What follows belongs to an exercise in optimizing a design on an open flow for small area, a short achievable clock period and few clock cycles per item; a production flow would make more cautious choices. In this exercise RTL edits were held to simulation tests only and were not proved equivalent to the original. No activity file was given, so power comes from the tool's default toggle rates.

===== flow/arctan_lut.hex =====
1921F9
0ED633
07D6DD
03F8BA
01FE55
00FF6A
007FB5
003FEE
001FFF
000FFF
0007FF
0003FF
000200
000100
000080
000040
000020
000010
000008
000004
000002
000001
000000

===== flow/design.v =====
module wrapper(input signed [23:0] angle_in,
input input_valid, clk, rst,
output reg [23:0] angle_out,
output reg angle_valid,
output [1:0]quad_data);
    localparam signed [23:0] PI = 24'b0_11_001001000011111101101;
  	localparam signed [23:0] MINUS_PI = 24'b1_00_110110111100000010010;
    localparam signed [23:0] PI_BY_2 = 24'b0_01_100100100001111110110;
    localparam signed [23:0] MINUS_PI_BY_2 = 24'b1_10_011011011110000001001;
    reg[1:0] quadrant_data;
    always@(posedge(clk)) begin
        if(rst) begin
            quadrant_data <= 2'bx;
            angle_out <= 24'bx;
            angle_valid <= 1'b0;
        end
        else begin
            if((angle_in >= 0) && (angle_in <= PI_BY_2)) begin
                 quadrant_data <= 2'b00;
                 angle_out <= angle_in;
            end
          else if (((angle_in > PI_BY_2) && (angle_in <= PI)) || (angle_in < MINUS_PI)) begin
            if(!(angle_in < MINUS_PI))
                angle_out <= PI - angle_in;
            else angle_out <= -(PI + angle_in);
                quadrant_data <= 2'b01;
            end
          else if((angle_in < 0) && (angle_in >= MINUS_PI_BY_2)) begin
                angle_out <= -angle_in;
                quadrant_data <= 2'b10;
                end
          else begin
            if(angle_in > PI) angle_out <= angle_in - PI;
            else angle_out <= (PI + angle_in);
                quadrant_data <= 2'b11;
            end
            angle_valid <= input_valid;
        end
    end
    assign quad_data = quadrant_data;
endmodule
  module engine (
      input [23:0] angle,
      input [1:0] sign,
      input angle_valid, clk, rst,
      output reg [23:0] sine, cosine,
      output ready, out_valid
  );
      localparam[1:0] IDLE = 2'b00, COMPUTE = 2'b01, DONE = 2'b10;
      localparam[5:0] N = 5'd23;
      reg[23:0] arctan_table[0:N-1];
      initial begin
        $readmemh("arctan_lut.hex",arctan_table);
      end
      reg[1:0] current, next;
      reg[4:0] counter;
      reg signed[23:0] x_reg, y_reg, z_reg;
      wire signed[23:0] z_next, arctan_value;
      reg di;
      reg[1:0] sign_reg;
      always@(posedge(clk)) begin
          if(rst) begin
              current <= IDLE;
              counter <= 5'b0;
          end
          else begin current <= next;
            if(current == COMPUTE) counter <= counter + 5'd1;
            else counter <= 5'b0;
          end
      end
      always@(*) begin
          case (current)
              IDLE: next = angle_valid ? COMPUTE : IDLE;
              COMPUTE: next = (counter == N-1) ? DONE : COMPUTE;
              DONE: next = (counter == 0) ? IDLE : DONE;
              default: next = IDLE;
          endcase
      end
      always@(posedge(clk)) begin
          case (current)
              IDLE: begin
                  x_reg <= 24'b000100110110111010011101;
                  y_reg <= 24'b0;
                  z_reg <= angle;
                  di <= angle[23];
                  sign_reg <= sign;
              end
              COMPUTE: begin
                    x_reg <= di ? (x_reg + (y_reg >>> (counter))) : (x_reg - (y_reg >>> (counter)));
                    y_reg <= di ? (y_reg - (x_reg >>> (counter))) : (y_reg + (x_reg >>> (counter)));
                    z_reg <= z_next;
                    di <= z_next[23];
              end
              DONE: begin
                cosine <= sign_reg[0] ? -x_reg : x_reg;
                sine <= sign_reg[1] ? -y_reg : y_reg;
              end 
              default: begin
                  sine <= 24'bx;
                  cosine <= 24'bx;
              end
          endcase
      end
    assign arctan_value = arctan_table[counter];
    assign z_next = di ? (z_reg + arctan_value) : (z_reg - arctan_value);
    assign out_valid = (current == DONE) && (counter == 5'd0);
    assign ready = ((current == IDLE) && !angle_valid) || out_valid;
  endmodule
module cordic_engine(
    input  clk,
    input  rst,
    input  [23:0] angle_in,
    input         input_valid,
    output        ready,
    output        out_valid,
    output [23:0] sine,
    output [23:0] cosine
);
    wire [23:0] angle_processed;
    wire angle_valid;
    wire [1:0] quadrant_bits;
    wrapper u_wrapper (
        .angle_in(angle_in),
        .input_valid(input_valid),
        .clk(clk),
        .rst(rst),
        .angle_out(angle_processed),
        .angle_valid(angle_valid),
        .quad_data(quadrant_bits)
    );
    engine u_cordic (
        .angle(angle_processed),
        .sign(quadrant_bits),
        .angle_valid(angle_valid),
        .clk(clk),
        .rst(rst),
        .sine(sine),
        .cosine(cosine),
        .ready(ready),
        .out_valid(out_valid)
    );
endmodule

===== flow/run.sh =====
#!/bin/bash
# synth_recipe.tcl (not shown) runs the flow's synth.tcl, then flattens the netlist and writes it again
# the make line also repeats each setting of config.mk as NAME=value (left out here)
make -C /OpenROAD-flow-scripts/flow DESIGN_CONFIG=/design/flow/config.mk WORK_HOME=/design/flow/orfs CLKGATE_MAP_FILE= SYNTH_SCRIPT=/design/flow/synth_recipe.tcl finish

===== flow/config.mk =====
export PLATFORM = sky130hd
export DESIGN_NAME = cordic_engine
export DESIGN_NICKNAME = cordic_engine
export VERILOG_FILES = /design/flow/design.v
export SDC_FILE = /design/flow/constraint.sdc
export NUM_CORES = 4
export LEC_CHECK = 0
export CAP_MARGIN = 20
export CORE_MARGIN = 2
export CORE_UTILIZATION = 45
export PLACE_DENSITY = 0.6
export SLEW_MARGIN = 20

===== flow/constraint.sdc =====
create_clock -name core_clock -period 8.0 [get_ports {clk}]
set_input_delay 1.6000 -clock core_clock [delete_from_list [all_inputs] [get_ports {clk}]]
set_output_delay 1.6000 -clock core_clock [all_outputs]
set_load 0.01 [all_outputs]

==> qor.yml <==
timing:
  post-route-min-period_ns: 6.36
  period_share_pct: 79.5
  layout_setup_ws_ns: 1.64
  max_freq_ghz: 0.157
  finalSetupTns_ns: 0
  final-setup-viol-count: 0
  drv_slew: 0
  finClkSkew_ns: 0.0117
power:
  p_leak_nw: 7.47
  power.density_nw_per_um2: 291
  max-vdd-ir-drop_mv: 0.184
clocking:
  cts_tree: "yes"
  htree_levels: 4
  holdBufCountCts: 0
  post_cts.repair.setup_buffers: 0
  clkTransAtPathRegs_ns: 0.08
  clk_path_buf_depth: 2
  cts.sinks: 177
  clk_latency_ns: 0.46
  cts_buffers: 17
floorplanning:
  core_um2: 39700
  boundaryPins: 77
  die-height_um: 205
  rows: 73
  start_util_pct: 45.6
  die_w_um: 205
drt:
  drc: 0
  ant_nets: 0
  drt_pass1_iterations: 5
  drt_iter0_drc: 1431
  via_per_inst: 6.51
synth:
  avgSynthCellArea_um2: 8.46
  synth_edf_count: 122
  ys_seq_area_share_pct: 26.3
  yosys_warnings: 2
  synth_cells: 2140
  syn_nets: 2270
  async_flop_share_pct: 0
  synthFlopType: "edfxtp_1"
setup_path:
  critPathKind: "reg2reg"
  endpoint_kind: "register"
  startpoint_type: "register"
  crit_arrival_ns: 6.67
finish:
  antenna_cells: 0
  num-nets-final: 2241
  drive_above_1_share_pct: 7.58
  fill_cells: 3780
  final_area_um2: 19700
grt:
  grt_pass1_wl_um: 92600
  grt_usage_pct: 28.0
  first_global_vias: 16600
  grt_max_degree: 80
  grt_overflow: 0
place:
  io_buffers: 76
  dp.cells: 2617
  globalplace.congestion: 0.978
  placed_area_um2: 19100
  dpl.hpwl_um: 42500
run:
  drv_cap: 0
status:
  status: "no timing/DRC/antenna violations"
Testbench counts, summed over its fixed seeds: cycles 83,208, items 3,200.
## area by class of cell
| type | count | area (um2) | area share, % |
|---|---|---|---|
| Multi-Input combinational cell | 1740 | 12500 | 63.2 |
| Inverter | 69 | 259 | 1.31 |
| Clock buffer | 19 | 475 | 2.41 |
| Clock inverter | 13 | 98.8 | 0.501 |
| Sequential cell | 177 | 4770 | 24.2 |
| Tap cell | 525 | 657 | 3.33 |
| Timing Repair Buffer | 106 | 1000 | 5.08 |
## path summary, 6_finish.rpt
check	startpoint	to	slack, ns	cells past startpoint
worst max-delay path	u_cordic.counter[4]	u_cordic.x_reg[22]	1.64	19
worst min register to register	u_wrapper.quadrant_data[1]	u_cordic.sign_reg[1]	0.42	0
worst max register to register	u_cordic.counter[4]	u_cordic.x_reg[22]	1.64	19
worst min-delay path	u_wrapper.quadrant_data[1]	u_cordic.sign_reg[1]	0.42	0
## synth_stat cells, drive strengths merged (33+ instances only)
cell / instances / area, um2
nor2: 195 / 732
nand2: 190 / 713
o21ai: 132 / 661
a21oi: 129 / 646
xnor2: 125 / 1090
edfxtp: 122 / 3660
clkbuf: 113 / 427
ha: 100 / 1250
inv: 68 / 255
xor2: 68 / 596
nor3: 64 / 320
nand3: 60 / 300
dfxtp: 55 / 1100
mux4: 50 / 1140
buf: 41 / 236
mux2i: 38 / 380
a21o: 33 / 248
## metrics by stage
step / power (mW) / hold WS [ns] / utilization [%]
after global routing: 6.22 / 0.426 / 49.6
after CTS: 5.73 / 0.427 / 49.6
after detailed placement: 4.86 / 0.411 / 48.2
after global placement: 4.82 / 0.389 / 48.2
final: 5.74 / 0.425 / 49.6
after floorplan: 4.08 / 0.386 / -
## per-layer routing
| layer | share of wire [%] | GRT usage (%) |
|---|---|---|
| met1 | 42 | 35.6 |
| met5 | 0 | 0 |
| met4 | 3.8 | 12.6 |
| met2 | 48 | 47.0 |
| met3 | 6.4 | 4.01 |
## logic make-up after synthesis
kind of cell	Yosys count	synth area share, %
AO/OA/AOI/OAI	612	22.8
XOR/XNOR	193	9.33
adder cells (fa/ha/maj)	103	7.24
buffers and inverters	223	5.09
flip-flops	177	26.3
multiplexers	115	10.1
AND/OR/NAND/NOR	717	19.2
## worst max-delay path, cell delays in order (launching register included)
cell       delay [ns]
dfxtp_1          0.31
buf_4            0.39
clkinv_1         0.72
mux2_2           0.51
a2bb2oi_1        0.32
o2111ai_1        0.25
nor4b_1          0.69
a21oi_1          0.16
xor2_1           0.18
nor2_1           0.09
a31oi_1          0.05
ha_1             0.26
or3_1            0.35
or3_1            0.36
a311o_1          0.36
a31o_2           0.27
a41oi_1          0.31
a211oi_1         0.16
a31oi_1          0.23
mux2i_1          0.21
## power breakdown
group	switching, mW	leakage (nW)	internal [mW]
combinational	1.93	5.48	1.51
clock	0.395	0.293	0.439
sequential	0.281	1.70	1.18
total	2.61	7.47	3.13
==> images/pins.png <==
Pins as bars across the die edge, other pins in grey.
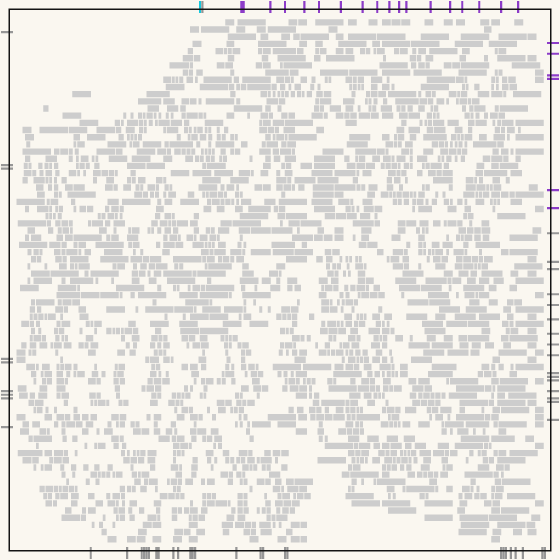
cyan -> `out_valid`  # pins 1, direction output, edge top
purple -> `cosine`  # pins 24, direction output, edge 18 top, 6 right
all pins by edge = 26 bottom, 22 right, 20 top, 9 left

==> images/met2.png <==
Bar = 50 um.
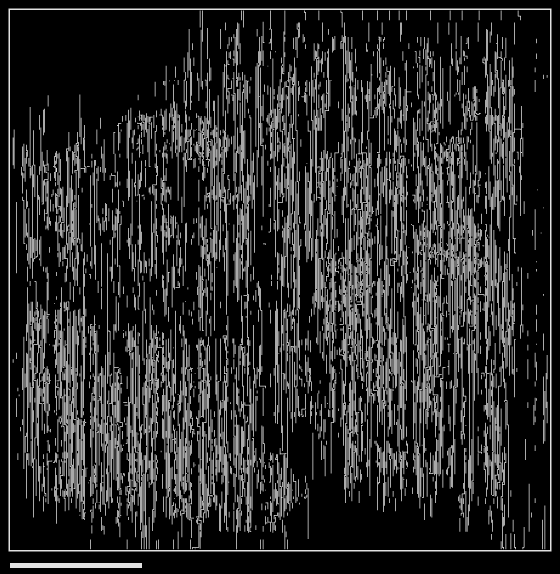
nets with wire on the layer = 1,882
longest straight run = 87.0 um

==> images/clock_map.png <==
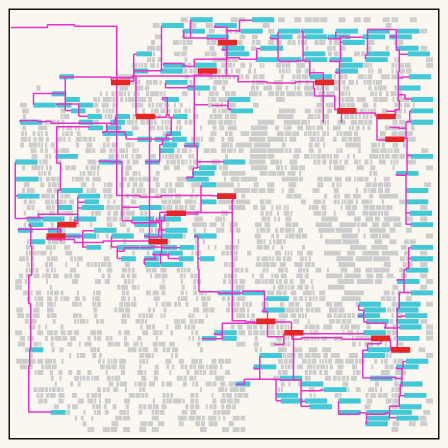
magenta -> clock wires  # length 2,700 um
cyan -> flip-flops  # count 177
red -> cells driving clock nets  # count 17
flops lie = spread over the die

==> images/cell_classes.png <==
Fill, decap, tap and diode cells in grey.
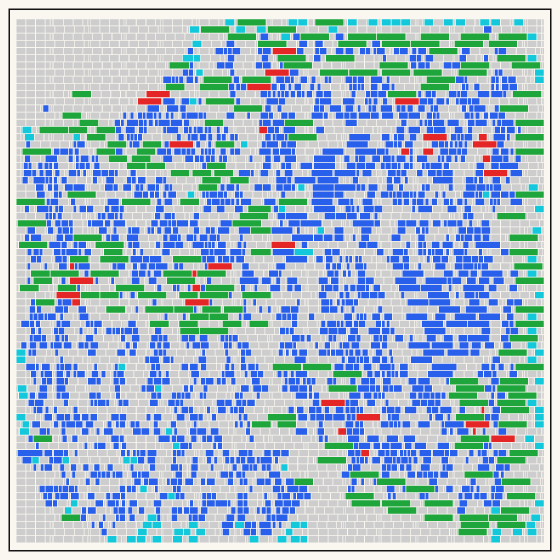
blue -> all other logic  # cells 1,809, share of their area 67%
green -> flip-flops  # cells 177, share of their area 25%
cyan -> other buffers and delay cells  # cells 106, share of their area 5.3%
red -> clock drivers and dummy loads  # cells 32, share of their area 3.0%

-- separate check: timing with driven ports --
Ports are ideal in the flow. The routed layout listed here was re-timed in OpenROAD. Step 1, drivers: a clkbuf_16 drives clk and a buf_2 each remaining input, both assumed. Step 2 also shifts input and output timing later by t, the mid clock arrival at the registers, as if the neighbouring blocks saw the same clock. a / b / c = ideal ports / drivers / drivers and shift; a / b = the first two.
t, ns: 0.508
setup slack, ns: 1.642 / 1.642 / 1.642
pins driven straight from the clock port: 1
After both steps setup and hold are still met in this run. For this run, drivers alone change the setup slack by 0.000 ns; drivers and shift together by 0.000 ns.
